This design comes from an exercise in tuning for small area and a short achievable clock period on the open sky130 flow, not from production work. Function was checked by simulation only, so behaviour that the tests miss may differ from the original. Some runs may be left out. An edit can pass the tests and still lose a function that they never use.

<file path="design/flow/design.v">
module MUL_E (
    input logic [31:0] rs1,
    input logic [31:0] rs2,
    input logic [1:0] mul_op,  
    output logic [63:0] E_product,
    output logic negate,
    output logic [31:0] opA,
    output logic [31:0] opB
);
always_comb begin
    E_product = 64'b0;
    case (mul_op)
        2'b00: begin  
            opA    = (rs1[31]) ? (~rs1 + 1) : rs1;   
            opB    = (rs2[31]) ? (~rs2 + 1) : rs2;
            negate = rs1[31] ^ rs2[31];
        end
        2'b01: begin  
            opA    = (rs1[31]) ? (~rs1 + 1) : rs1;
            opB    = (rs2[31]) ? (~rs2 + 1) : rs2;
            negate = rs1[31] ^ rs2[31];
        end
        2'b10: begin  
            opA    = (rs1[31]) ? (~rs1 + 1) : rs1;  
            opB    = rs2;                            
            negate = rs1[31];
        end
        2'b11: begin  
            opA    = rs1;
            opB    = rs2;
            negate = 1'b0;
        end
    endcase
    for (int i = 0; i < 11; i++) begin
        if (opA[i]) E_product += {32'b0, opB} << i;
    end
end
endmodule
module MUL_M (
    input logic [31:0] opA,
    input logic [31:0] opB,
    input logic negate,
    input logic [63:0] E_product,
    output logic [63:0] M_product
);
always_comb begin
    M_product = E_product;
    for (int i = 11; i < 22; i++) begin
        if (opA[i]) M_product += {32'b0, opB} << i;
    end
end
endmodule
module MUL_W (
    input logic [31:0] opA,
    input logic [31:0] opB,
    input logic negate,
    input logic [1:0] mul_op,  
    input logic [63:0] M_product,
    output logic [31:0] rd
);
logic [63:0] W_product;
logic [63:0] corrected;
always_comb begin
    W_product = M_product;
    for (int i = 22; i < 32; i++) begin
        if (opA[i]) W_product += {32'b0, opB} << i;
    end
    corrected = negate ? (~W_product + 1) : W_product;
end
always_comb begin
    case (mul_op)
        2'b00: rd = corrected[31:0];    
        2'b01: rd = corrected[63:32];   
        2'b10: rd = corrected[63:32];   
        2'b11: rd = corrected[63:32];   
    endcase
end
endmodule
`timescale 1ns / 1ps
module MUL_wrapper
(
    input logic clk,
    input logic rst,
    input logic [31:0] rs1,
    input logic [31:0] rs2,
    input logic [1:0] mul_op,  
    input logic valid_in,
    output logic [31:0] rd,
    output logic ready_out
);
    logic [31:0] e_opA, e_opB;
    logic        e_negate;
    logic [63:0] e_product;
    logic [31:0] m_opA, m_opB;
    logic        m_negate;
    logic [63:0] m_e_product;
    logic [1:0]  m_mul_op;
    logic        m_valid;
    logic [63:0] m_product;
    logic [31:0] w_opA, w_opB;
    logic        w_negate;
    logic [63:0] w_m_product;
    logic [1:0]  w_mul_op;
    logic        w_valid;
    MUL_E mul_e (
        .rs1(rs1),
        .rs2(rs2),
        .mul_op(mul_op),
        .E_product(e_product),
        .negate(e_negate),
        .opA(e_opA),
        .opB(e_opB)
    );
    always_ff @(posedge clk or posedge rst) begin
        if (rst) begin
            m_opA      <= 0;
            m_opB      <= 0;
            m_negate   <= 0;
            m_e_product <= 0;
            m_mul_op   <= 0;
            m_valid    <= 0;
        end else begin
            m_opA      <= e_opA;
            m_opB      <= e_opB;
            m_negate   <= e_negate;
            m_e_product <= e_product;
            m_mul_op   <= mul_op;
            m_valid    <= valid_in;
        end
    end
    MUL_M mul_m (
        .opA(m_opA),
        .opB(m_opB),
        .negate(m_negate),
        .E_product(m_e_product),
        .M_product(m_product)
    );
    always_ff @(posedge clk or posedge rst) begin
        if (rst) begin
            w_opA       <= 0;
            w_opB       <= 0;
            w_negate    <= 0;
            w_m_product <= 0;
            w_mul_op    <= 0;
            w_valid     <= 0;
        end else begin
            w_opA       <= m_opA;
            w_opB       <= m_opB;
            w_negate    <= m_negate;
            w_m_product <= m_product;
            w_mul_op    <= m_mul_op;
            w_valid     <= m_valid;
        end
    end
    MUL_W mul_w (
        .opA(w_opA),
        .opB(w_opB),
        .negate(w_negate),
        .mul_op(w_mul_op),
        .M_product(w_m_product),
        .rd(rd)
    );
    assign ready_out = w_valid;
endmodule
</file>
<file path="design/flow/run.sh">
#!/bin/bash
# synth_recipe.tcl (not shown) runs the flow's synth.tcl, then flattens the netlist and writes it again
# the make line also repeats each setting of config.mk as NAME=value (left out here)
make -C /OpenROAD-flow-scripts/flow DESIGN_CONFIG=/design/flow/config.mk WORK_HOME=/design/flow/orfs CLKGATE_MAP_FILE= SYNTH_SCRIPT=/design/flow/synth_recipe.tcl finish
</file>
<file path="design/flow/config.mk">
export PLATFORM = sky130hd
export DESIGN_NAME = MUL_wrapper
export DESIGN_NICKNAME = MUL_wrapper
export VERILOG_FILES = /design/flow/design.v
export SDC_FILE = /design/flow/constraint.sdc
export NUM_CORES = 4
export LEC_CHECK = 0
export CAP_MARGIN = 20
export CORE_MARGIN = 2
export CORE_UTILIZATION = 40
export SLEW_MARGIN = 20
</file>
<file path="design/flow/constraint.sdc">
create_clock -name core_clock -period 24.0 [get_ports {clk}]
set_input_delay 4.8000 -clock core_clock [delete_from_list [all_inputs] [get_ports {clk}]]
set_output_delay 4.8000 -clock core_clock [all_outputs]
set_load 0.01 [all_outputs]
</file>
==> impl_table.tex, run 1 <==
\begin{tabular}{lr}
\hline
Metric & Value \\
\hline
\multicolumn{2}{l}{\textbf{Outcome}} \\
Outcome & finished clean \\
\multicolumn{2}{l}{\textbf{Worst setup path}} \\
Critical Path End Type & output port \\
WP data arrival & about 18 ns \\
Worst r2r path cells & 94 \\
Cell family contributing the most delay on the critical path & compound AO/OA/AOI/OAI gates \\
Worst setup SP type & flip-flop \\
Buffers \& Inverters on Critical Path & 10 \\
Crit path max-delay cell type & dfrtp\_2 \\
Capture point of the worst reg-to-reg path & w\_m\_product[50] \\
Critical path's most frequent cell & buf\_4 \\
Critical path class & flip-flop to output port \\
Register-to-register setup slack & around 3.0 ns \\
\multicolumn{2}{l}{\textbf{Timing}} \\
Slew Limit Fails & 0 \\
Final Skew & $\sim$0.025 ns \\
Final number of setup-violating endpoints & 0 \\
Worst slew slack as a fraction of its limit & between 15 and 20\% \\
TNS Setup & 0 ns \\
Max Freq & 0.0430 GHz \\
Crit share post-route & a little over nine tenths \\
Min Clock Period, post-route & about 23 ns \\
Final Hold Violating Endpoints & 0 \\
Measured slew at the worst slew-check pin & 1.20 ns \\
\multicolumn{2}{l}{\textbf{Hold path}} \\
Min-Delay Path Depth & 0 \\
Hold Path Sink & w\_opA[23] \\
Hold WC Path Type & flip-flop to flip-flop \\
Worst min-delay path startpoint & m\_opA[23] \\
\multicolumn{2}{l}{\textbf{Synth}} \\
Flip-flop and latch count after synthesis & 200 \\
Syn. warnings & 4 \\
Number of nets in the synthesized netlist & roughly 11000 \\
Commonest cells in the synthesized netlist & ha\_1, nand2\_1, nor2\_1 \\
Number of flops mapped to enable cells by yosys & 0 \\
Async set-reset flop share out of synthesis & 100\% \\
Mean instance size in the synthesized netlist & just over 7 um2 \\
Count leader, synth & ha\_1 \\
Total standard cell area after synthesis & a little over 0.07 mm2 \\
Most instantiated flip-flop cell in the synthesis netlist & dfrtp\_1 \\
Cell type contributing the most total cell area after synthesis & ha\_1 \\
Cell types occupying the most area after synthesis & ha\_1, dfrtp\_1, xnor2\_1, a21oi\_1, nand2\_1 \\
Instance count of the mapped netlist & between 9000 and 10000 \\
Area fraction of the dominant cell type after synthesis & between 15 and 20\% \\
\multicolumn{2}{l}{\textbf{Placed design}} \\
Global placer's final weighted congestion & just under 1 \\
Placed wire-length estimate & about 230000 um \\
Number of placed instances with taps included & 12800 \\
Input/output buffers & between 100 and 150 \\
\multicolumn{2}{l}{\textbf{Die}} \\
Standard-cell rows & 154 \\
Full die area & 0.180 mm2 \\
Die width & 424 um \\
Count of pins on the block boundary & between 100 and 150 \\
Die Span Y & roughly 420 um \\
\multicolumn{2}{l}{\textbf{Clocking}} \\
Num Clock Sinks & 200 \\
TritonCTS clock tree & done \\
Clk buf depth & 2 \\
Clock tree root driver cell & clkbuf\_16 \\
Clock insertion delay at the later pin of the skew report & approximately 0.54 ns \\
Number of clock buffers inserted by TritonCTS & 17 \\
\multicolumn{2}{l}{\textbf{Route}} \\
Detailed Routing Iterations Pass 1 & 6 \\
Number of remaining DRC errors & 0 \\
Count of routing violations after the opening detailed-route iteration & roughly 5600 \\
\multicolumn{2}{l}{\textbf{GRT}} \\
Number of global-route vias before repair & approximately 76000 \\
Maximum number of pins on one net before global-route repair & between 80 and 90 \\
Sum of overflow across all layers after global routing & 0 \\
Global-route wire length before repair & around 420000 um \\
Initial antenna violation count & 15 \\
\multicolumn{2}{l}{\textbf{Layout}} \\
Number of standard cells in the layout, taps in and fillers out & between 10000 and 15000 \\
Number of fillers in the final layout & $\sim$18000 \\
Signed area change from the synthesized netlist to the final layout & 16.1\% \\
Fraction of final layout cells with drive strength greater than 1 & between 10\% and 20\% \\
\multicolumn{2}{l}{\textbf{Run}} \\
Max-Cap Viols & 0 \\
\hline
\end{tabular}
-- run 1: state kept, by name, indices dropped and copies added (netlist names), 2 cells and up --
| register | flops |
|---|---|
| m_opA | 21 |
| w_m_product | 54 |
| w_opB | 32 |
| m_e_product | 43 |
| m_opB | 32 |
| m_mul_op | 2 |
| w_mul_op | 2 |
| w_opA | 10 |
-- run 1: worst reg2reg max path, delay by kind of cell (launching register included) --
kind,cells,cell delay (ns)
xor+xnor,9,1.09
fa+ha+maj,11,3.53
compound gates,35,6.98
simple gates,27,5.53
mux,7,2.04
buf+inv,5,0.88
flops,1,0.80
-- run 1: per-stage QoR --
stage | hold slack (ns) | instance area, um2 | setup slack [ns]
floorplan | 0.331 | 70500 | 1.98
global placement | 0.335 | 79200 | -0.817
detailed placement | 0.335 | 79300 | -1.00
CTS | 0.354 | 80200 | 0.0207
global route | 0.357 | 81800 | -0.0294
finish | 0.353 | 81800 | 0.739
-- run 1: layout by cell type (no fill, tap or decap), types with 103 or more instances in the layout --
cell type and count:
inv_1 422, a21o_1 381, o21a_1 225, ha_1 993, buf_4 832, nand2b_1 152
dfrtp_1 186, mux2_2 233, o211ai_1 104, a31oi_1 114, xor2_1 283, nand3_1 242
a211oi_1 111, and3_1 103, xnor2_1 520, nor2_1 914, or3_1 106, nor2b_1 114
o31ai_1 106, nand2_1 957, a21oi_1 861, nor3_1 224, o21ai_0 604
-- run 1: cell type report --
class                      instances  area [um2]  area share, %
tap                             2340        2930           3.58
clock inverter                    14         171          0.209
clock buffer                      17         425          0.520
antenna                           29        72.6         0.0887
inverter                         429        1620           1.98
multi-input combinational       8924       64200           78.5
timing repair buffer             938        7370           9.00
sequential                       200        5020           6.14
-- run 1: per-layer routing --
| layer | GRT usage (%) | share of wire (%) | vias up |
|---|---|---|---|
| li1 | - | - | 38100 |
| met1 | 33.9 | 41 | 37400 |
| met2 | 52.0 | 48 | 2302 |
| met3 | 2.55 | 4.5 | 665 |
| met4 | 17.0 | 6.7 | 2 |
| met5 | 0 | 0.0047 | - |
-- run 1: what timing repair did --
action,in CTS,in global routing
resized for setup,63,262
cloned,0,0
endpoints found under the hold margin,0,0
setup buffers,16,54
pin swaps,17,70
hold buffers,0,0
setup endpoints to repair,16,24
-- run 1: logic make-up (layout without fill, tap and decap cells) --
family | after synthesis | in the layout | synth area share (%)
other cells | 0 | 29 | 0
mux | 321 | 321 | 4.98
compound gates | 3450 | 3450 | 32.5
xor+xnor | 830 | 830 | 10.3
simple gates | 3262 | 3262 | 22.0
flops | 200 | 200 | 7.10
fa+ha+maj | 1061 | 1061 | 19.2
buf+inv | 734 | 1398 | 3.94
-- run 1: how the worst max path moves through the flow --
stage | startpoint | depth (start not counted) | slack, ns | endpoint
after floorplan | w_opA[22] | 84 | 1.98 | rd[29]
after global placement | w_opB[1] | 85 | -0.82 | rd[31]
after detailed placement | w_opB[1] | 85 | -1.00 | rd[29]
after CTS | w_opB[1] | 82 | 0.02 | rd[24]
after global routing | w_opB[4] | 84 | -0.03 | rd[30]
final | w_opB[1] | 88 | 0.74 | rd[29]
**Run 1: metal layers overlaid**

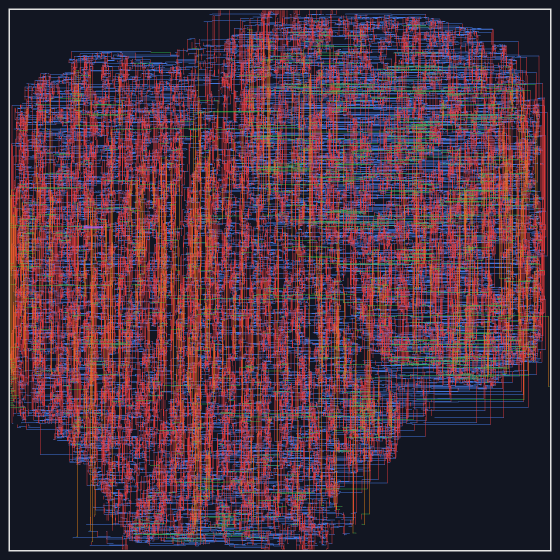
[M2] red | wire length: 133 mm
[M3] green | wire length: 12300 um
[M5] purple | wire length: 13.8 um
[M4] orange | wire length: 18300 um
[M1] blue | wire length: 111 mm
final wirelength: 275000 um
Overall Global Routing Usage: 29.1%
overall via count from detail_route: 78400
WL per Instance: 21.3 um

**Run 1: routing congestion**

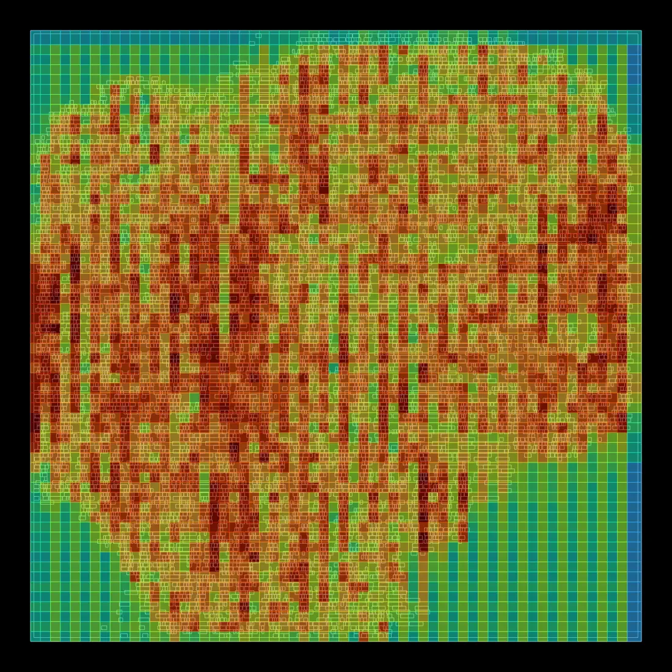
layer with the highest usage after global routing: met2
met3 track utilization from global routing: 2.55%
final core occ: 46.6%

**Run 1: signal wires on met4**

Supply wires on this layer in gray.
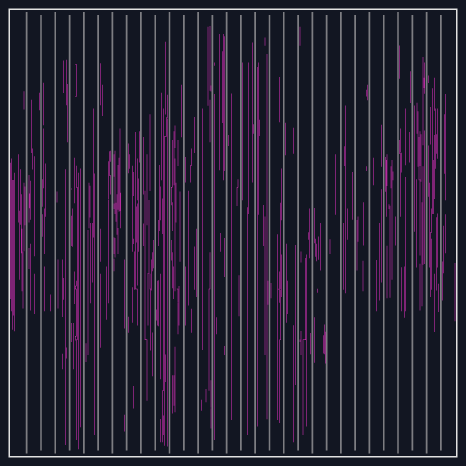
nets with wire on the layer: 261
main direction: vertical
longest straight run: 347 um
wire length on this layer: 18300 um

==> run 2: too many edits to list; what changed since run 1 <==
design/flow/design.v: 164 -> 2861 lines; modules unchanged: 0
  MUL_E: edited, 38 -> 12 lines
  MUL_ENC: new, 17 lines
  MUL_M: edited, 14 -> 2753 lines
  MUL_FA: new, 4 lines
  MUL_HA: new, 4 lines
  MUL_W: edited, 26 -> 7 lines
  MUL_wrapper: edited, 85 -> 63 lines
==> module MUL_W as of run 2 <==
module MUL_W (
    input  logic        hi,
    input  logic [63:0] M_product,
    output logic [31:0] rd
);
    assign rd = hi ? M_product[63:32] : M_product[31:0];
endmodule
==> module MUL_wrapper as of run 2 <==
module MUL_wrapper
(
    input logic clk,
    input logic rst,
    input logic [31:0] rs1,
    input logic [31:0] rs2,
    input logic [1:0] mul_op,  
    input logic valid_in,
    output logic [31:0] rd,
    output logic ready_out
);
    logic        e_a_sx, e_b_sx, e_hi;
    logic [31:0] m_opA;
    logic        m_a_sx, m_hi, m_valid;
    logic [16:0] e_one, e_two, e_neg;
    logic [16:0] m_one, m_two, m_neg;
    logic [63:0] m_product;
    logic [31:0] m_rd;
    logic [31:0] w_rd;
    logic        w_valid;
    MUL_E mul_e (
        .rs1(rs1),
        .rs2(rs2),
        .mul_op(mul_op),
        .a_sx(e_a_sx),
        .b_sx(e_b_sx),
        .hi(e_hi)
    );
    MUL_ENC mul_enc (.b(rs2), .b_sx(e_b_sx), .one(e_one), .two(e_two), .neg(e_neg));
    always_ff @(posedge clk) begin
        m_opA  <= rs1;
        m_a_sx <= e_a_sx;
        m_hi   <= e_hi;
        m_one  <= e_one;
        m_two  <= e_two;
        m_neg  <= e_neg;
    end
    always_ff @(posedge clk or posedge rst) begin
        if (rst) m_valid <= 1'b0;
        else     m_valid <= valid_in;
    end
    MUL_M mul_m (
        .A({m_a_sx, m_opA}),
        .one(m_one),
        .two(m_two),
        .neg(m_neg),
        .M_product(m_product)
    );
    MUL_W mul_w (
        .hi(m_hi),
        .M_product(m_product),
        .rd(m_rd)
    );
    always_ff @(posedge clk) begin
        w_rd <= m_rd;
    end
    always_ff @(posedge clk or posedge rst) begin
        if (rst) w_valid <= 1'b0;
        else     w_valid <= m_valid;
    end
    assign rd        = w_rd;
    assign ready_out = w_valid;
endmodule
==> module MUL_FA as of run 2 <==
module MUL_FA (input logic a, b, c, output logic s, co);
    assign s  = a ^ b ^ c;
    assign co = (a & b) | (c & (a | b));
endmodule
==> module MUL_HA as of run 2 <==
module MUL_HA (input logic a, b, output logic s, co);
    assign s  = a ^ b;
    assign co = a & b;
endmodule
==> module MUL_ENC as of run 2 <==
module MUL_ENC (
    input  logic [31:0] b,
    input  logic        b_sx,
    output logic [16:0] one,
    output logic [16:0] two,
    output logic [16:0] neg
);
    logic [34:0] bx;    
    assign bx = {b_sx, b_sx, b, 1'b0};
    always_comb begin
        for (int i = 0; i < 17; i++) begin
            one[i] = bx[2*i+1] ^ bx[2*i];
            two[i] = (bx[2*i+2] & ~bx[2*i+1] & ~bx[2*i]) | (~bx[2*i+2] & bx[2*i+1] & bx[2*i]);
            neg[i] = bx[2*i+2];
        end
    end
endmodule
==> module MUL_E as of run 2 <==
module MUL_E (
    input  logic [31:0] rs1,
    input  logic [31:0] rs2,
    input  logic [1:0]  mul_op,  
    output logic        a_sx,    
    output logic        b_sx,    
    output logic        hi       
);
    assign a_sx = rs1[31] & ~(mul_op[1] & mul_op[0]);   
    assign b_sx = rs2[31] & ~mul_op[1] & mul_op[0];     
    assign hi   = |mul_op;
endmodule
--- a/design/flow/config.mk
+++ b/design/flow/config.mk
@@ -6,6 +6,10 @@
 export NUM_CORES = 4
 export LEC_CHECK = 0
-export CAP_MARGIN = 20
+export ABC_AREA = 1
+export CAP_MARGIN = 50
 export CORE_MARGIN = 2
-export CORE_UTILIZATION = 40
-export SLEW_MARGIN = 20
+export CORE_UTILIZATION = 65
+export PLACE_DENSITY = 0.75
+export SLEW_MARGIN = 75
+export SYNTH_HIERARCHICAL = 1
+export SYNTH_MINIMUM_KEEP_SIZE = 0
**Run 2: logic cells by family**

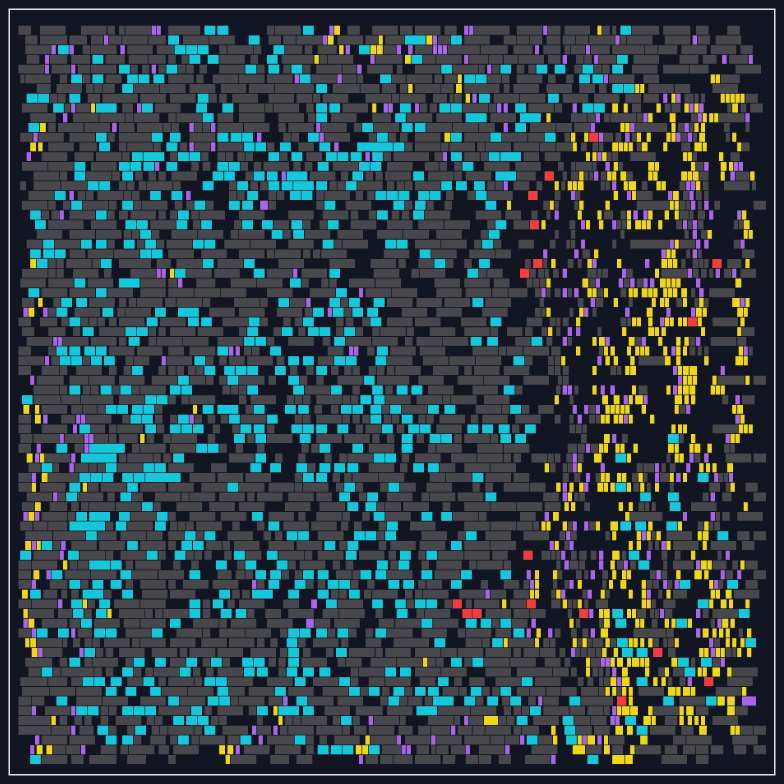
[xor and xnor cells] cyan | cells: 624
[inv cells] purple | cells: 317 | where: spread over the die
[non-inverting ao/oa cells] red | cells: 17
[nand cells] yellow | cells: 514

**Run 2: placement by cell class**

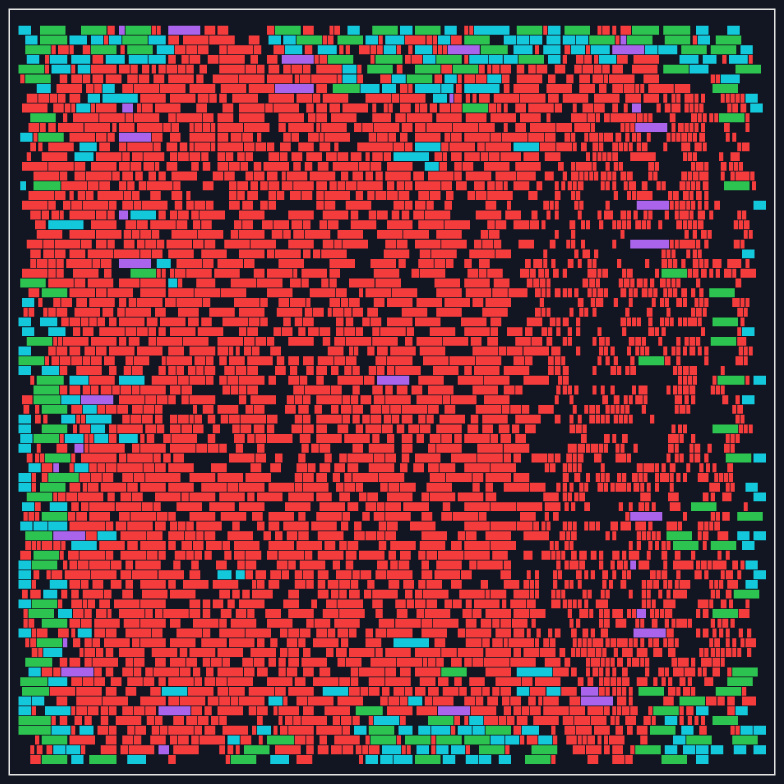
[clock drivers and dummy loads] purple | cells: 32 | share of their area: 1.9%
[remaining logic cells] red | cells: 2957 | share of their area: 82%
[registers] green | cells: 119 | share of their area: 7.9%
[remaining buffers and delay cells] cyan | cells: 205 | share of their area: 8.2%

==> impl_table.tex, run 2 <==
\begin{tabular}{lr}
\hline
Metric & Value \\
\hline
\multicolumn{2}{l}{\textbf{GRT}} \\
Global-route track usage on met1 & 60.1\% (was 33.9\%) \\
Maximum number of pins on one net before global-route repair & 35 (was 87) \\
Sum of overflow across all layers after global routing & 0 (unchanged) \\
Met3 track utilization from global routing & 26.2\% (was 2.55\%) \\
Overall Global Routing Usage & 52.2\% (was 29.1\%) \\
Global-route wire length before repair & 173000 um (was 421000 um) \\
Number of global-route vias before repair & 28800 (was 76000) \\
\multicolumn{2}{l}{\textbf{Hold path}} \\
Worst min-delay path startpoint & m\_valid (was m\_opA[23]) \\
\multicolumn{2}{l}{\textbf{Synth}} \\
Async set-reset flop share out of synthesis & 1.68\% (was 100\%) \\
Cell types occupying the most area after synthesis & fa\_1, xor2\_1, o22ai\_1, dfxtp\_1, nand2\_1 (was ha\_1, dfrtp\_1, xnor2\_1, a21oi\_1, nand2\_1) \\
Count leader, synth & xor2\_1 (was ha\_1) \\
Most instantiated flip-flop cell in the synthesis netlist & dfxtp\_1 (was dfrtp\_1) \\
Commonest cells in the synthesized netlist & xor2\_1, o22ai\_1, fa\_1 (was ha\_1, nand2\_1, nor2\_1) \\
Syn. warnings & 8 (was 4) \\
Mean instance size in the synthesized netlist & 8.49 um2 (was 7.15 um2) \\
Flip-flop and latch count after synthesis & 119 (was 200) \\
\multicolumn{2}{l}{\textbf{Die}} \\
Die width & 214 um (was 424 um) \\
Die Span Y & 214 um (was 424 um) \\
Full die area & 0.0457 mm2 (was 0.180 mm2) \\
Count of pins on the block boundary & 102 (unchanged) \\
\multicolumn{2}{l}{\textbf{Clocking}} \\
Clock insertion delay at the later pin of the skew report & 0.51 ns (was 0.54 ns) \\
Num Clock Sinks & 119 (was 200) \\
Number of buffers inserted for hold repair after clock tree synthesis & 0 (unchanged) \\
Number of setup buffers added after CTS & 0 (was 16) \\
Clock tree root driver cell & clkbuf\_16 (unchanged) \\
Post-CTS sizing & 0 (was 63) \\
Clk buf depth & 2 (unchanged) \\
\multicolumn{2}{l}{\textbf{Worst setup path}} \\
Start point of the critical path & w\_rd[15] (was w\_opB[1]) \\
Crit path max-delay cell type & clkdlybuf4s50\_1 (was dfrtp\_2) \\
Register-to-register setup slack & 17.76 ns (was 3.03 ns) \\
WP data arrival & 1.50 ns (was 18.46 ns) \\
Critical Path End Type & output port (unchanged) \\
\multicolumn{2}{l}{\textbf{Layout}} \\
Leading cell type in the layout, fill and taps excluded & xor2\_1 (was ha\_1) \\
Fraction of final layout cells with drive strength greater than 1 & 8.60\% (was 14.5\%) \\
Number of fillers in the final layout & 3277 (was 17600) \\
Signed area change from the synthesized netlist to the final layout & 10.0\% (was 16.1\%) \\
\multicolumn{2}{l}{\textbf{Timing}} \\
Slew Limit Fails & 0 (unchanged) \\
Final Skew & 0.0219 ns (was 0.0245 ns) \\
\multicolumn{2}{l}{\textbf{Run}} \\
Max-Cap Viols & 0 (unchanged) \\
\multicolumn{2}{l}{\textbf{Outcome}} \\
Outcome & finished clean (unchanged) \\
\hline
\end{tabular}
==> run 2: cell type report <==
cell class,count,area [um2],area share (%)
antenna,2,5.00,0.0159
clock buffer,20,447,1.42
clock inverter,12,128,0.406
inverter,317,1200,3.83
multi-input combinational,2640,24000,76.3
sequential,119,2420,7.68
tap,585,732,2.33
timing repair buffer,205,2530,8.05
==> run 2: cell families (layout without fill, tap and decap cells) <==
kind of cell | after synthesis | in the layout | synth area share (%)
AO/OA/AOI/OAI | 733 | 733 | 15.6
AND/OR/NAND/NOR | 697 | 697 | 10.2
XOR/XNOR | 624 | 624 | 19.1
buffers and inverters | 609 | 554 | 8.76
adder cells (fa/ha/maj) | 585 | 585 | 37.9
flip-flops | 119 | 119 | 8.37
other | 1 | 3 | 0.0131
==> run 2: worst reg2reg max path, cell delays in order, from the launching register on <==
cell	delay [ns]
dfxtp_1	0.34
inv_2	0.25
buf_4	0.36
o22ai_1	0.16
xor2_1	0.18
fa_1	0.54
fa_1	0.45
fa_1	0.41
fa_1	0.42
fa_1	0.52
fa_1	0.52
ha_1	0.44
a21oi_1	0.36
nor2_1	0.07
nor2_1	0.15
o21ai_1	0.16
nand2_1	0.11
nand3_1	0.17
a21oi_1	0.24
nand2_1	0.08
nand2_1	0.05
nand2_1	0.05
nand2_1	0.06
nand2_1	0.06
==> run 2: path summary, 6_finish.rpt <==
| check | endpoint | cells after the start |
|---|---|---|
| min in group asynchronous | m_valid | 2 |
| min | w_valid | 0 |
| max | rd[15] | 1 |
| max reg2reg | w_rd[24] | 23 |
| max in group asynchronous | w_valid | 2 |
| min reg2reg | w_valid | 0 |
==> run 2: through the flow <==
| stage | hold slack (ns) | cell area, um2 | setup slack [ns] | util (%) |
|---|---|---|---|---|
| CTS | 0.364 | 31200 | 17.67 | 72.0 |
| global route | 0.376 | 31500 | 17.53 | 72.7 |
| floorplan | 0.331 | 28600 | 18.80 | - |
| finish | 0.365 | 31500 | 17.70 | 72.7 |
| detailed placement | 0.338 | 30600 | 17.79 | 70.7 |
| global placement | 0.343 | 29700 | 17.61 | 68.6 |
==> run 2: per-module statistics from Yosys (local to each module, per instance) <==
| module | flops+latches | cells inside | times used | cell area [um2] |
|---|---|---|---|---|
| MUL_ENC | 0 | 113 | 1 | 613 |
| MUL_HA | 0 | 1 | 41 | 12.5 |
| MUL_E | 0 | 5 | 1 | 22.5 |
| MUL_W | 0 | 104 | 1 | 492 |
| MUL_wrapper | 119 | 120 | 1 | 2400 |
| MUL_FA | 0 | 1 | 470 | 20.0 |
| MUL_M | 0 | 2515 | 1 | 15100 |
==> run 2: layer usage <==
| layer | up-vias | routed length, um |
|---|---|---|
| li1 | 11000 | - |
| met3 | 958 | 20100 |
| met1 | 13100 | 36900 |
| met4 | 6 | 11300 |
| met5 | - | 123 |
| met2 | 2801 | 48000 |
**Run 2: routing congestion**

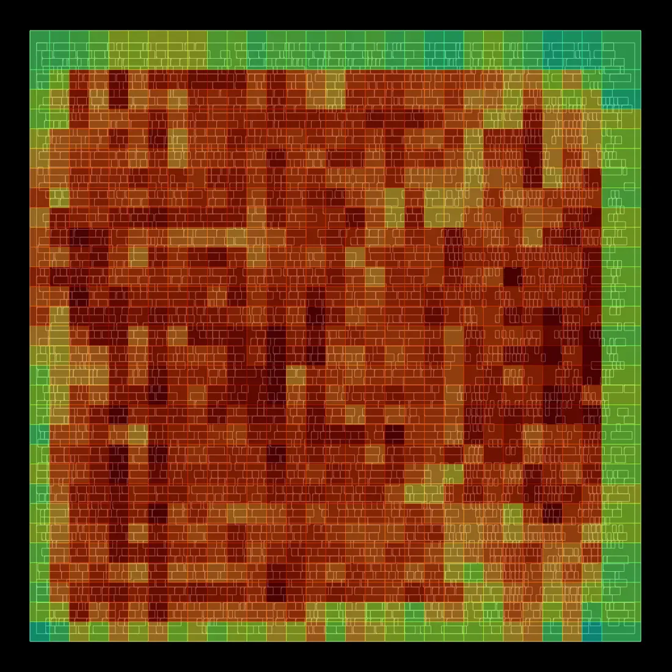

--- run 3 (diff from run 2) ---
==> design/flow/flow/run.sh (new file) <==
#!/bin/bash
set -euo pipefail
bash standard.sh finish SETUP_SLACK_MARGIN=18.0 > orfs_make.log 2>&1
==> design/flow/standard.sh (new file) <==
#!/bin/bash
# synth_recipe.tcl (not shown) runs the flow's synth.tcl, then flattens the netlist and writes it again
# the make line also repeats each setting of config.mk as NAME=value (left out here)
make -C /OpenROAD-flow-scripts/flow DESIGN_CONFIG=/design/flow/config.mk WORK_HOME=/design/flow/orfs CLKGATE_MAP_FILE= SYNTH_SCRIPT=/design/flow/synth_recipe.tcl "${@:-finish}"
--- a/design/flow/config.mk
+++ b/design/flow/config.mk
@@ -8,8 +8,8 @@
 export ABC_AREA = 1
 export CAP_MARGIN = 50
 export CORE_MARGIN = 2
-export CORE_UTILIZATION = 65
-export PLACE_DENSITY = 0.75
+export CORE_UTILIZATION = 50
+export PLACE_DENSITY = 0.65
 export SLEW_MARGIN = 75
 export SYNTH_HIERARCHICAL = 1
 export SYNTH_MINIMUM_KEEP_SIZE = 0
removed: design/flow/run.sh
**Run 3: routing congestion**

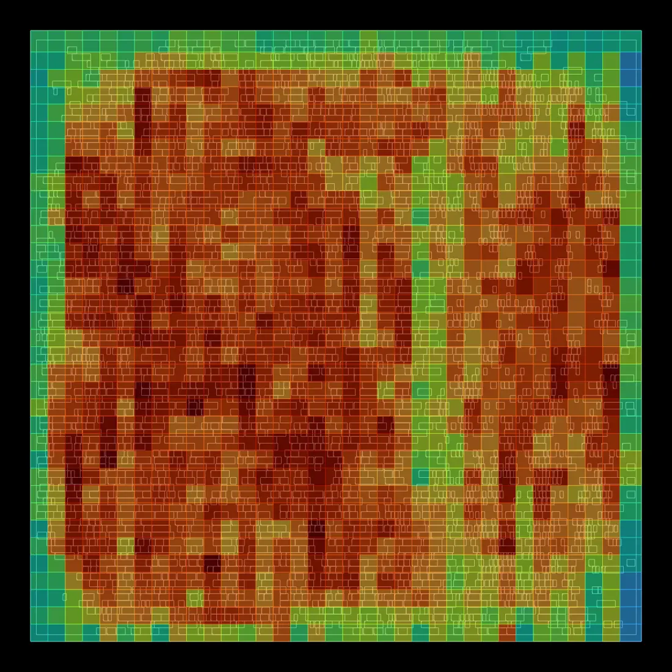
met3 track utilization from global routing: 16.5%
global-route track usage on met1: 49.5%
met2 usage: 63.6%
final core occ: 57.2%
Overall Global Routing Usage: 42.0%

==> impl_table.tex, run 3 <==
\begin{tabular}{lr}
\hline
Metric & Value \\
\hline
\multicolumn{2}{l}{\textbf{Worst setup path}} \\
Worst setup SP type & flip-flop (unchanged) \\
Series of cell instances along the critical path & clkdlybuf4s15\_1 (was clkdlybuf4s50\_1) \\
Buffers \& Inverters on Critical Path & 1 (unchanged) \\
CP Depth & 1 (unchanged) \\
Worst r2r path cells & 22 (was 23) \\
Critical Path End Type & output port (unchanged) \\
Crit path max-delay cell type & dfxtp\_1 (was clkdlybuf4s50\_1) \\
Critical path class & flip-flop to output port (unchanged) \\
Cell family contributing the most delay on the critical path & flip-flops (was buffers and inverters) \\
WP data arrival & 1.19 ns (was 1.50 ns) \\
\multicolumn{2}{l}{\textbf{Clocking}} \\
Num Clock Sinks & 119 (unchanged) \\
TritonCTS clock tree & done (unchanged) \\
Number of clock buffers inserted by TritonCTS & 17 (unchanged) \\
Clk buf depth & 2 (unchanged) \\
Number of buffers inserted for hold repair after clock tree synthesis & 0 (unchanged) \\
Clock tree root driver cell & clkbuf\_16 (unchanged) \\
Clock insertion delay at the later pin of the skew report & 0.51 ns (about the same) \\
\multicolumn{2}{l}{\textbf{Synth}} \\
Mean instance size in the synthesized netlist & 8.49 um2 (unchanged) \\
Count leader, synth & xor2\_1 (unchanged) \\
Number of flops mapped to enable cells by yosys & 0 (unchanged) \\
Cell type contributing the most total cell area after synthesis & fa\_1 (unchanged) \\
Number of nets in the synthesized netlist & 4022 (unchanged) \\
Flip-flop and latch count after synthesis & 119 (unchanged) \\
Share of synthesized cell area in and, or, nand and nor gates & 10.2\% (unchanged) \\
Commonest cells in the synthesized netlist & xor2\_1, o22ai\_1, fa\_1 (unchanged) \\
Async set-reset flop share out of synthesis & 1.68\% (unchanged) \\
Synthesized-area fraction occupied by xor and xnor cells & 19.1\% (unchanged) \\
Post-synthesis compound-gate area fraction & 15.6\% (unchanged) \\
Instance count of the mapped netlist & 3368 (unchanged) \\
Most instantiated flip-flop cell in the synthesis netlist & dfxtp\_1 (unchanged) \\
Syn. warnings & 8 (unchanged) \\
Area fraction of the dominant cell type after synthesis & 32.9\% (unchanged) \\
Total standard cell area after synthesis & 0.0286 mm2 (unchanged) \\
Cell types occupying the most area after synthesis & fa\_1, xor2\_1, o22ai\_1, dfxtp\_1, nand2\_1 (unchanged) \\
Largest family of logic cells by synthesized area & adder cells (unchanged) \\
Fraction of synthesized area in multiplexers & 0\% (unchanged) \\
Adder-cell area share of the yosys netlist & 37.9\% (unchanged) \\
\multicolumn{2}{l}{\textbf{Timing}} \\
Min Clock Period, post-route & 5.99 ns (was 6.30 ns) \\
Final Hold Violating Endpoints & 0 (unchanged) \\
TNS Setup & 0 ns (unchanged) \\
Slew Limit Fails & 0 (unchanged) \\
Max Freq & 0.167 GHz (was 0.159 GHz) \\
Final Skew & 0.0219 ns (about the same) \\
Final number of setup-violating endpoints & 0 (unchanged) \\
Crit share post-route & 25.0\% (was 26.3\%) \\
\multicolumn{2}{l}{\textbf{Placed design}} \\
Input/output buffers & 101 (unchanged) \\
Post-Place Cell Area & 0.0310 mm2 (was 0.0306 mm2) \\
Placed wire-length estimate & 86700 um (was 79000 um) \\
Global placer's final weighted congestion & 0.995 (was 1.06) \\
\multicolumn{2}{l}{\textbf{Layout}} \\
Fraction of final layout cells with drive strength greater than 1 & 11.8\% (was 8.60\%) \\
Fin area & 0.0323 mm2 (was 0.0315 mm2) \\
Signed area change from the synthesized netlist to the final layout & 13.0\% (was 10.0\%) \\
Highest-count cells in the layout ignoring fill and taps & xor2\_1, o22ai\_1, fa\_1, nand2\_1, inv\_1 (unchanged) \\
Number of fillers in the final layout & 5061 (was 3277) \\
Leading cell type in the layout, fill and taps excluded & xor2\_1 (unchanged) \\
Registers with the most flip-flops & m\_opA (32), w\_rd (32) (unchanged) \\
Post-layout net count & 3965 (was 3954) \\
\multicolumn{2}{l}{\textbf{Route}} \\
Final wirelength & 124000 um (was 116000 um) \\
Detailed Routing Iterations Pass 1 & 10 (was 11) \\
Number of remaining DRC errors & 0 (unchanged) \\
Overall via count from detail\_route & 27200 (was 27800) \\
Count of routing violations after the opening detailed-route iteration & 4009 (was 4298) \\
\multicolumn{2}{l}{\textbf{Die}} \\
Standard-cell rows & 87 (was 76) \\
Die Span Y & 243 um (was 214 um) \\
Count of pins on the block boundary & 102 (unchanged) \\
Initial Utilization & 50.6\% (was 66.1\%) \\
Die width & 243 um (was 214 um) \\
Full die area & 0.0591 mm2 (was 0.0457 mm2) \\
\multicolumn{2}{l}{\textbf{GRT}} \\
Sum of overflow across all layers after global routing & 0 (unchanged) \\
Global-route wire length before repair & 182000 um (was 173000 um) \\
Maximum number of pins on one net before global-route repair & 35 (unchanged) \\
Initial antenna violation count & 2 (was 3) \\
\multicolumn{2}{l}{\textbf{Run}} \\
Max-Cap Viols & 0 (unchanged) \\
\multicolumn{2}{l}{\textbf{Outcome}} \\
Outcome & finished clean (unchanged) \\
\multicolumn{2}{l}{\textbf{Hold path}} \\
Hold WC Path Type & flip-flop to flip-flop (unchanged) \\
Min-Delay Path Depth & 0 (unchanged) \\
\hline
\end{tabular}
**Run 3: logic cells by family**

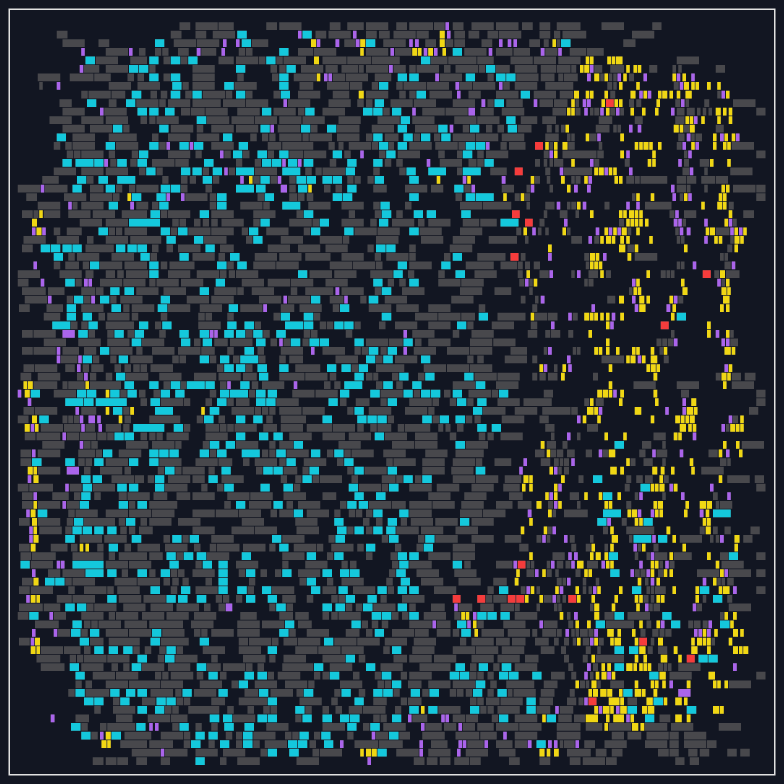
[non-inverting ao/oa cells] red | cells: 17
[nand cells] yellow | cells: 514
[inv cells] purple | cells: 317 | where: spread over the die
[xor and xnor cells] cyan | cells: 624

## run 3: cell counts after synthesis
No cell type changed its count.
## run 3: path summary, 6_finish.rpt
| kind | start | endpoint | slack (ns) |
|---|---|---|---|
| worst min-delay path | m_valid | w_valid | 0.36 |
| min in group asynchronous | rst | w_valid | 4.46 |
| worst min register to register | m_valid | w_valid | 0.36 |
| max in group asynchronous | rst | m_valid | 19.42 |
| worst max register to register | m_two[0] | w_rd[11] | 18.14 |
| worst max-delay path | w_rd[31] | rd[31] | 18.01 |
## run 3: through the flow
| step | setup slack [ns] | std cells | utilization (%) | hold WS [ns] |
|---|---|---|---|---|
| 2_1_floorplan | 18.80 | 3368 | - | 0.331 |
| 3_3_place_gp | 17.57 | 4017 | 52.9 | 0.334 |
| 3_5_place_dp | 17.83 | 4037 | 54.9 | 0.346 |
| 4_1_cts | 17.97 | 4070 | 56.0 | 0.361 |
| 5_1_grt | 17.90 | 4080 | 57.2 | 0.379 |
| 6_report | 18.01 | 4082 | 57.2 | 0.359 |
## run 3: routing by layer
| layer | vias to the layer above | part of all wire (%) | track usage, % |
|---|---|---|---|
| li1 | 11000 | - | - |
| met1 | 13200 | 34 | 49.5 |
| met3 | 693 | 14 | 16.5 |
| met4 | 0 | 7.9 | 27.4 |
| met2 | 2335 | 43 | 63.6 |
| met5 | - | 0 | 0.245 |
## run 3: per-module statistics from Yosys, one instance, submodules excluded
module | flops+latches | cells inside | area (um2)
MUL_M | 0 | 2515 | 15100
MUL_wrapper | 119 | 120 | 2400
MUL_W | 0 | 104 | 492
MUL_ENC | 0 | 113 | 613
MUL_FA | 0 | 1 | 20.0
MUL_HA | 0 | 1 | 12.5
MUL_E | 0 | 5 | 22.5
## run 3: cell type report
cell class                      count  area (um2)  share of cell area (%)
Tap cell                          756         946                    2.93
Timing Repair Buffer              216        2740                    8.49
Inverter                          317        1220                    3.78
Antenna cell                        2        5.00                  0.0155
Sequential cell                   119        2440                    7.54
Clock buffer                       18         439                    1.36
Multi-Input combinational cell   2640       24400                    75.4
Clock inverter                     14         149                   0.461
## run 3: repair_timing
item	CTS	global route
setup buffers	1	2
pin swaps	0	10
gates resized for setup	58	111
setup endpoints to repair	55	33
cloned	0	0
## run 3: cell families (layout without fill, tap and decap cells)
logic type,Yosys count,count (layout)
adder cells (fa/ha/maj),585,585
flip-flops,119,119
XOR/XNOR,624,624
other,1,3
buffers and inverters,609,565
AND/OR/NAND/NOR,697,697
AO/OA/AOI/OAI,733,733
--- run 4 (diff from run 3) ---
--- a/design/flow/design.v
+++ b/design/flow/design.v
@@ -13,28 +13,32 @@
 module MUL_ENC (
     input  logic [31:0] b,
     input  logic        b_sx,
-    output logic [16:0] one,
-    output logic [16:0] two,
+    output logic [16:0] one_n,
+    output logic [16:0] two_n,
     output logic [16:0] neg
 );
     logic [34:0] bx;    
     assign bx = {b_sx, b_sx, b, 1'b0};
     always_comb begin
         for (int i = 0; i < 17; i++) begin
-            one[i] = bx[2*i+1] ^ bx[2*i];
-            two[i] = (bx[2*i+2] & ~bx[2*i+1] & ~bx[2*i]) | (~bx[2*i+2] & bx[2*i+1] & bx[2*i]);
+            one_n[i] = ~(bx[2*i+1] ^ bx[2*i]);
+            two_n[i] = ~((bx[2*i+2] & ~bx[2*i+1] & ~bx[2*i]) | (~bx[2*i+2] & bx[2*i+1] & bx[2*i]));
             neg[i] = bx[2*i+2];
         end
     end
 endmodule
 module MUL_M (
-    input  logic [32:0] A,
-    input  logic [16:0] one,
-    input  logic [16:0] two,
+    input  logic [32:0] A_n,
+    input  logic [16:0] one_n,
+    input  logic [16:0] two_n,
     input  logic [16:0] neg,
     output logic [63:0] M_product
 );
-logic [16:0] nz;
+logic [32:0] A;
+logic [16:0] one, two, nz;
+assign A = ~A_n;
+assign one = ~one_n;
+assign two = ~two_n;
 assign nz = one | two;
 logic pp1;
 logic pp2;
@@ -2824,10 +2828,10 @@
         .b_sx(e_b_sx),
         .hi(e_hi)
     );
-    MUL_ENC mul_enc (.b(rs2), .b_sx(e_b_sx), .one(e_one), .two(e_two), .neg(e_neg));
+    MUL_ENC mul_enc (.b(rs2), .b_sx(e_b_sx), .one_n(e_one), .two_n(e_two), .neg(e_neg));
     always_ff @(posedge clk) begin
-        m_opA  <= rs1;
-        m_a_sx <= e_a_sx;
+        m_opA  <= ~rs1;
+        m_a_sx <= ~e_a_sx;
         m_hi   <= e_hi;
         m_one  <= e_one;
         m_two  <= e_two;
@@ -2838,9 +2842,9 @@
         else     m_valid <= valid_in;
     end
     MUL_M mul_m (
-        .A({m_a_sx, m_opA}),
-        .one(m_one),
-        .two(m_two),
+        .A_n({m_a_sx, m_opA}),
+        .one_n(m_one),
+        .two_n(m_two),
         .neg(m_neg),
         .M_product(m_product)
     );
--- a/design/flow/config.mk
+++ b/design/flow/config.mk
@@ -6,10 +6,10 @@
 export NUM_CORES = 4
 export LEC_CHECK = 0
 export ABC_AREA = 1
-export CAP_MARGIN = 50
+export CAP_MARGIN = 20
 export CORE_MARGIN = 2
 export CORE_UTILIZATION = 50
 export PLACE_DENSITY = 0.65
-export SLEW_MARGIN = 75
+export SLEW_MARGIN = 20
 export SYNTH_HIERARCHICAL = 1
 export SYNTH_MINIMUM_KEEP_SIZE = 0
**Run 4: placement by cell class**

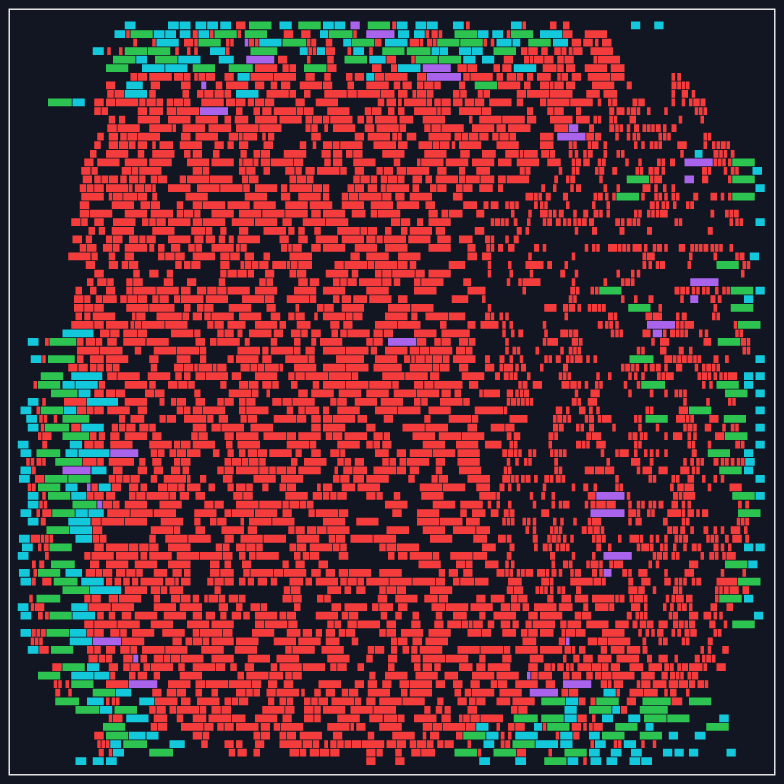
[registers] green | cells: 119 | share of their area: 8.1%
[clock drivers and dummy loads] purple | cells: 32 | share of their area: 1.9%
[remaining logic cells] red | cells: 2883 | share of their area: 83%
[remaining buffers and delay cells] cyan | cells: 186 | share of their area: 7.4%

==> impl_table.tex, run 4 <==
\begin{tabular}{lr}
\hline
Metric & Value \\
\hline
\multicolumn{2}{l}{\textbf{GRT}} \\
Maximum number of pins on one net before global-route repair & 36 (was 35) \\
Number of global-route vias before repair & 27800 (was 28300) \\
Global-route wire length before repair & 171000 um (was 182000 um) \\
Overall Global Routing Usage & 38.6\% (was 42.0\%) \\
Sum of overflow across all layers after global routing & 0 (unchanged) \\
Initial antenna violation count & 0 (was 2) \\
\multicolumn{2}{l}{\textbf{Placed design}} \\
Input/output buffers & 101 (unchanged) \\
Global placer's final weighted congestion & 0.986 (was 0.995) \\
Placed wire-length estimate & 74300 um (was 86700 um) \\
\multicolumn{2}{l}{\textbf{Synth}} \\
Mean instance size in the synthesized netlist & 8.50 um2 (was 8.49 um2) \\
Sequential share of the synthesized area & 8.38\% (was 8.37\%) \\
Count of cell types in the netlist & 46 (unchanged) \\
Number of nets in the synthesized netlist & 4012 (was 4022) \\
Most instantiated flip-flop cell in the synthesis netlist & dfxtp\_1 (unchanged) \\
Async set-reset flop share out of synthesis & 1.68\% (unchanged) \\
Cell type contributing the most total cell area after synthesis & fa\_1 (unchanged) \\
Cell types occupying the most area after synthesis & fa\_1, xor2\_1, o22ai\_1, dfxtp\_1, ha\_1 (was fa\_1, xor2\_1, o22ai\_1, dfxtp\_1, nand2\_1) \\
Commonest cells in the synthesized netlist & xor2\_1, o22ai\_1, fa\_1 (unchanged) \\
Area fraction of the dominant cell type after synthesis & 33.0\% (was 32.9\%) \\
Number of flops mapped to enable cells by yosys & 0 (unchanged) \\
Instance count of the mapped netlist & 3358 (was 3368) \\
Flip-flop and latch count after synthesis & 119 (unchanged) \\
Total standard cell area after synthesis & 0.0285 mm2 (was 0.0286 mm2) \\
Syn. warnings & 8 (unchanged) \\
Count leader, synth & xor2\_1 (unchanged) \\
\multicolumn{2}{l}{\textbf{Worst setup path}} \\
Buffers \& Inverters on Critical Path & 1 (unchanged) \\
Max FO, Critical Path & 1 (unchanged) \\
Cell family contributing the most delay on the critical path & flip-flops (unchanged) \\
Critical Path End Type & output port (unchanged) \\
Register-to-register setup slack & 18.10 ns (was 18.14 ns) \\
Capture point of the worst reg-to-reg path & w\_rd[15] (was w\_rd[11]) \\
Critical Path Sink & rd[8] (was rd[31]) \\
CP Depth & 1 (unchanged) \\
Worst setup SP type & flip-flop (unchanged) \\
Start of the worst register-to-register path & m\_one[4] (was m\_two[0]) \\
Series of cell instances along the critical path & dlygate4sd2\_1 (was clkdlybuf4s15\_1) \\
Start point of the critical path & w\_rd[8] (was w\_rd[31]) \\
WP data arrival & 1.17 ns (was 1.19 ns) \\
Critical path class & flip-flop to output port (unchanged) \\
Crit path max-delay cell type & dfxtp\_1 (unchanged) \\
\multicolumn{2}{l}{\textbf{Timing}} \\
Max Freq & 0.168 GHz (was 0.167 GHz) \\
Final number of setup-violating endpoints & 0 (unchanged) \\
Slew Limit Fails & 0 (unchanged) \\
Measured slew at the worst slew-check pin & 0.769 ns \\
Final Skew & 0.0223 ns (was 0.0219 ns) \\
Crit share post-route & 24.9\% (was 25.0\%) \\
TNS Setup & 0 ns (unchanged) \\
Worst slew slack as a fraction of its limit & 48.7\% \\
Min Clock Period, post-route & 5.97 ns (was 5.99 ns) \\
Worst hold slack & 0.355 ns (was 0.359 ns) \\
\multicolumn{2}{l}{\textbf{Layout}} \\
Signed area change from the synthesized netlist to the final layout & 8.73\% (was 13.0\%) \\
Highest-count cells in the layout ignoring fill and taps & xor2\_1, o22ai\_1, fa\_1, nand2\_1, inv\_1 (unchanged) \\
Inserted Diodes & 0 (was 2) \\
Area of the multi-input gates & 0.0239 mm2 (was 0.0244 mm2) \\
Area taken by flip-flops and latches & 0.00245 mm2 (was 0.00244 mm2) \\
Post-layout net count & 3861 (was 3965) \\
Leading cell type in the layout, fill and taps excluded & xor2\_1 (unchanged) \\
Fraction of final layout cells with drive strength greater than 1 & 7.27\% (was 11.8\%) \\
Registers with the most flip-flops & m\_opA (32), w\_rd (32) (unchanged) \\
\multicolumn{2}{l}{\textbf{Route}} \\
Count of routing violations after the opening detailed-route iteration & 3464 (was 4009) \\
Number of remaining DRC errors & 0 (unchanged) \\
Overall via count from detail\_route & 26300 (was 27200) \\
WL per Instance & 28.8 um (was 30.5 um) \\
Final wirelength & 115000 um (was 124000 um) \\
Detailed Routing Iterations Pass 1 & 8 (was 10) \\
\multicolumn{2}{l}{\textbf{Clocking}} \\
TritonCTS clock tree & done (unchanged) \\
Clock insertion delay at the later pin of the skew report & 0.50 ns (was 0.51 ns) \\
Number of buffers inserted for hold repair after clock tree synthesis & 0 (unchanged) \\
Num Clock Sinks & 119 (unchanged) \\
Clock tree root driver cell & clkbuf\_16 (unchanged) \\
Number of clock buffers inserted by TritonCTS & 17 (unchanged) \\
\multicolumn{2}{l}{\textbf{Outcome}} \\
Outcome & finished clean (unchanged) \\
\multicolumn{2}{l}{\textbf{Die}} \\
Count of pins on the block boundary & 102 (unchanged) \\
Full die area & 0.0590 mm2 (was 0.0591 mm2) \\
Die Span Y & 243 um (about the same) \\
Standard-cell rows & 87 (unchanged) \\
Die width & 243 um (about the same) \\
Initial Utilization & 50.6\% (about the same) \\
\multicolumn{2}{l}{\textbf{Hold path}} \\
Min-Delay Path Depth & 0 (unchanged) \\
Hold WC Path Type & flip-flop to flip-flop (unchanged) \\
\multicolumn{2}{l}{\textbf{Run}} \\
Max-Cap Viols & 0 (unchanged) \\
\hline
\end{tabular}
**Run 4: signal wires on met4**

Supply wires on this layer in gray.
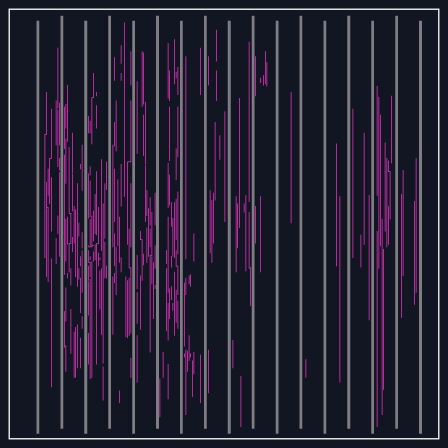
nets with wire on the layer: 114
longest straight run: 115 um
main direction: vertical

## run 4: cell types whose count changed after synthesis, sizes merged, moves of 11 or more
cell    previous run  this run
nand3             88        56
clkinv            32         2
xnor2              6        33
clkbuf           211       275
inv              285       244
nor2             160       179
xor2             618       597
a21oi             87        98
## run 4: how the worst min path moves through the flow
stage                  from      end
floorplan           m_valid  w_valid
global placement    m_valid  w_valid
detailed placement  m_valid  w_valid
CTS                 m_valid  w_valid
global route        m_valid  w_valid
finish              m_valid  w_valid
## run 4: per-stage QoR
step | area, um2 | util (%) | worst slack, ns | instances
3_3_place_gp | 29600 | 52.4 | 17.43 | 3936
4_1_cts | 30400 | 53.9 | 17.99 | 3970
6_report | 31000 | 55.0 | 18.03 | 3976
3_5_place_dp | 29600 | 52.4 | 17.36 | 3936
2_1_floorplan | 28500 | - | 18.70 | 3358
5_1_grt | 31000 | 55.0 | 17.94 | 3976
## run 4: cell type report
type | count | area share [%]
multi-input cells | 2637 | 77.1
repair buffers | 186 | 7.14
clock buffers | 21 | 1.42
well taps | 756 | 3.05
inverters | 246 | 3.01
flip-flops and latches | 119 | 7.88
clock inverters | 11 | 0.403
## run 4: repair_timing
item,4_1_cts,5_1_grt
pin swaps,0,2
resized for setup,114,148
endpoints found under the setup margin,60,27
buffers inserted,2,6
## run 4: cells by family after synthesis
group / after synthesis / share of synthesized area, %
adder cells (fa/ha/maj): 585 / 38.0
buffers and inverters: 602 / 8.71
AO/OA/AOI/OAI: 743 / 15.8
flip-flops: 119 / 8.38
other: 1 / 0.0131
XOR/XNOR: 630 / 19.3
AND/OR/NAND/NOR: 678 / 9.71
## run 4: per-module statistics from Yosys, one instance, submodules excluded
module       flops+latches  cells
MUL_ENC                  0    112
MUL_FA                   0      1
MUL_M                    0   2473
MUL_E                    0      5
MUL_wrapper            119    153
MUL_W                    0    104
MUL_HA                   0      1
## run 4: metal layers
layer | vias up | routed length [um] | global-route usage, %
li1 | 10800 | - | -
met5 | - | 0 | 0
met4 | 0 | 6700 | 20.4
met2 | 2140 | 50000 | 58.5
met1 | 12900 | 41900 | 48.4
met3 | 521 | 16000 | 13.4

## Gallery

Metal layers overlaid.
(a)
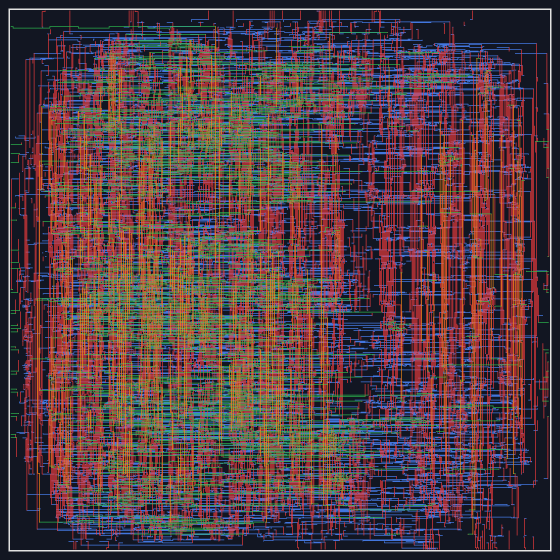
(b)
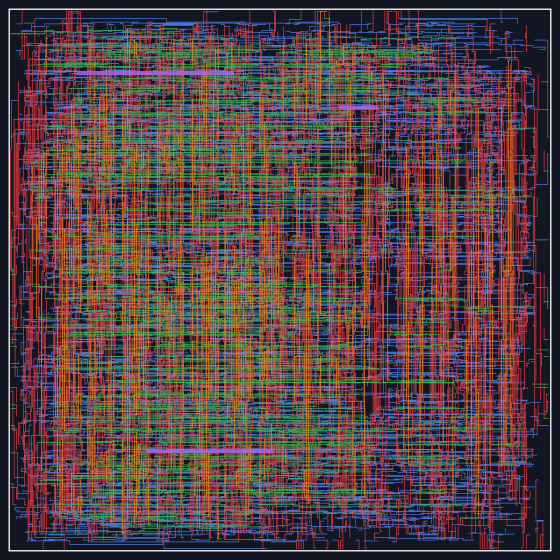
(b) -> run 2
(a) -> run 3

Key to (b):
[M4] orange | wire length: 11300 um
[M2] red | wire length: 48.0 mm
[M5] purple | wire length: 123 um
[M3] green | wire length: 20.1 mm
[M1] blue | wire length: 36.9 mm

==> separate check: timing with driven ports <==
The flow's constraints put no driver on any port. The routed layouts listed below were extracted and timed again, unchanged, in two steps. Step 1: set_driving_cell puts a clkbuf_16 on clk and a buf_2 on each other input, an assumption about the parent block. Step 2 moves the port delays by t, midway between the first and last clock arrival at a register: inputs arrive t later, outputs are due t later. That takes back most of the time a late clock gives input paths. Slacks: ideal / step 1 / step 2; pairs: ideal / step 1.
run	t (ns)	setup slack, ns	slew at the worst register clock pin (ns)	worst data-port slew with drivers (ns)
run 1	0.607	0.739 / 0.665 / 0.604	0.10 / 0.10	0.17
run 2	0.562	17.699 / 17.636 / 17.762	0.06 / 0.06	0.07
run 3	0.564	18.010 / 17.949 / 18.103	0.08 / 0.08	0.05
run 4	0.555	18.032 / 17.970 / 18.061	0.07 / 0.07	0.06
After both steps setup and hold are still met in every run listed. The setup slack of run 1, which loses most, moves by -0.074 ns with the drivers and by -0.135 ns with both steps.
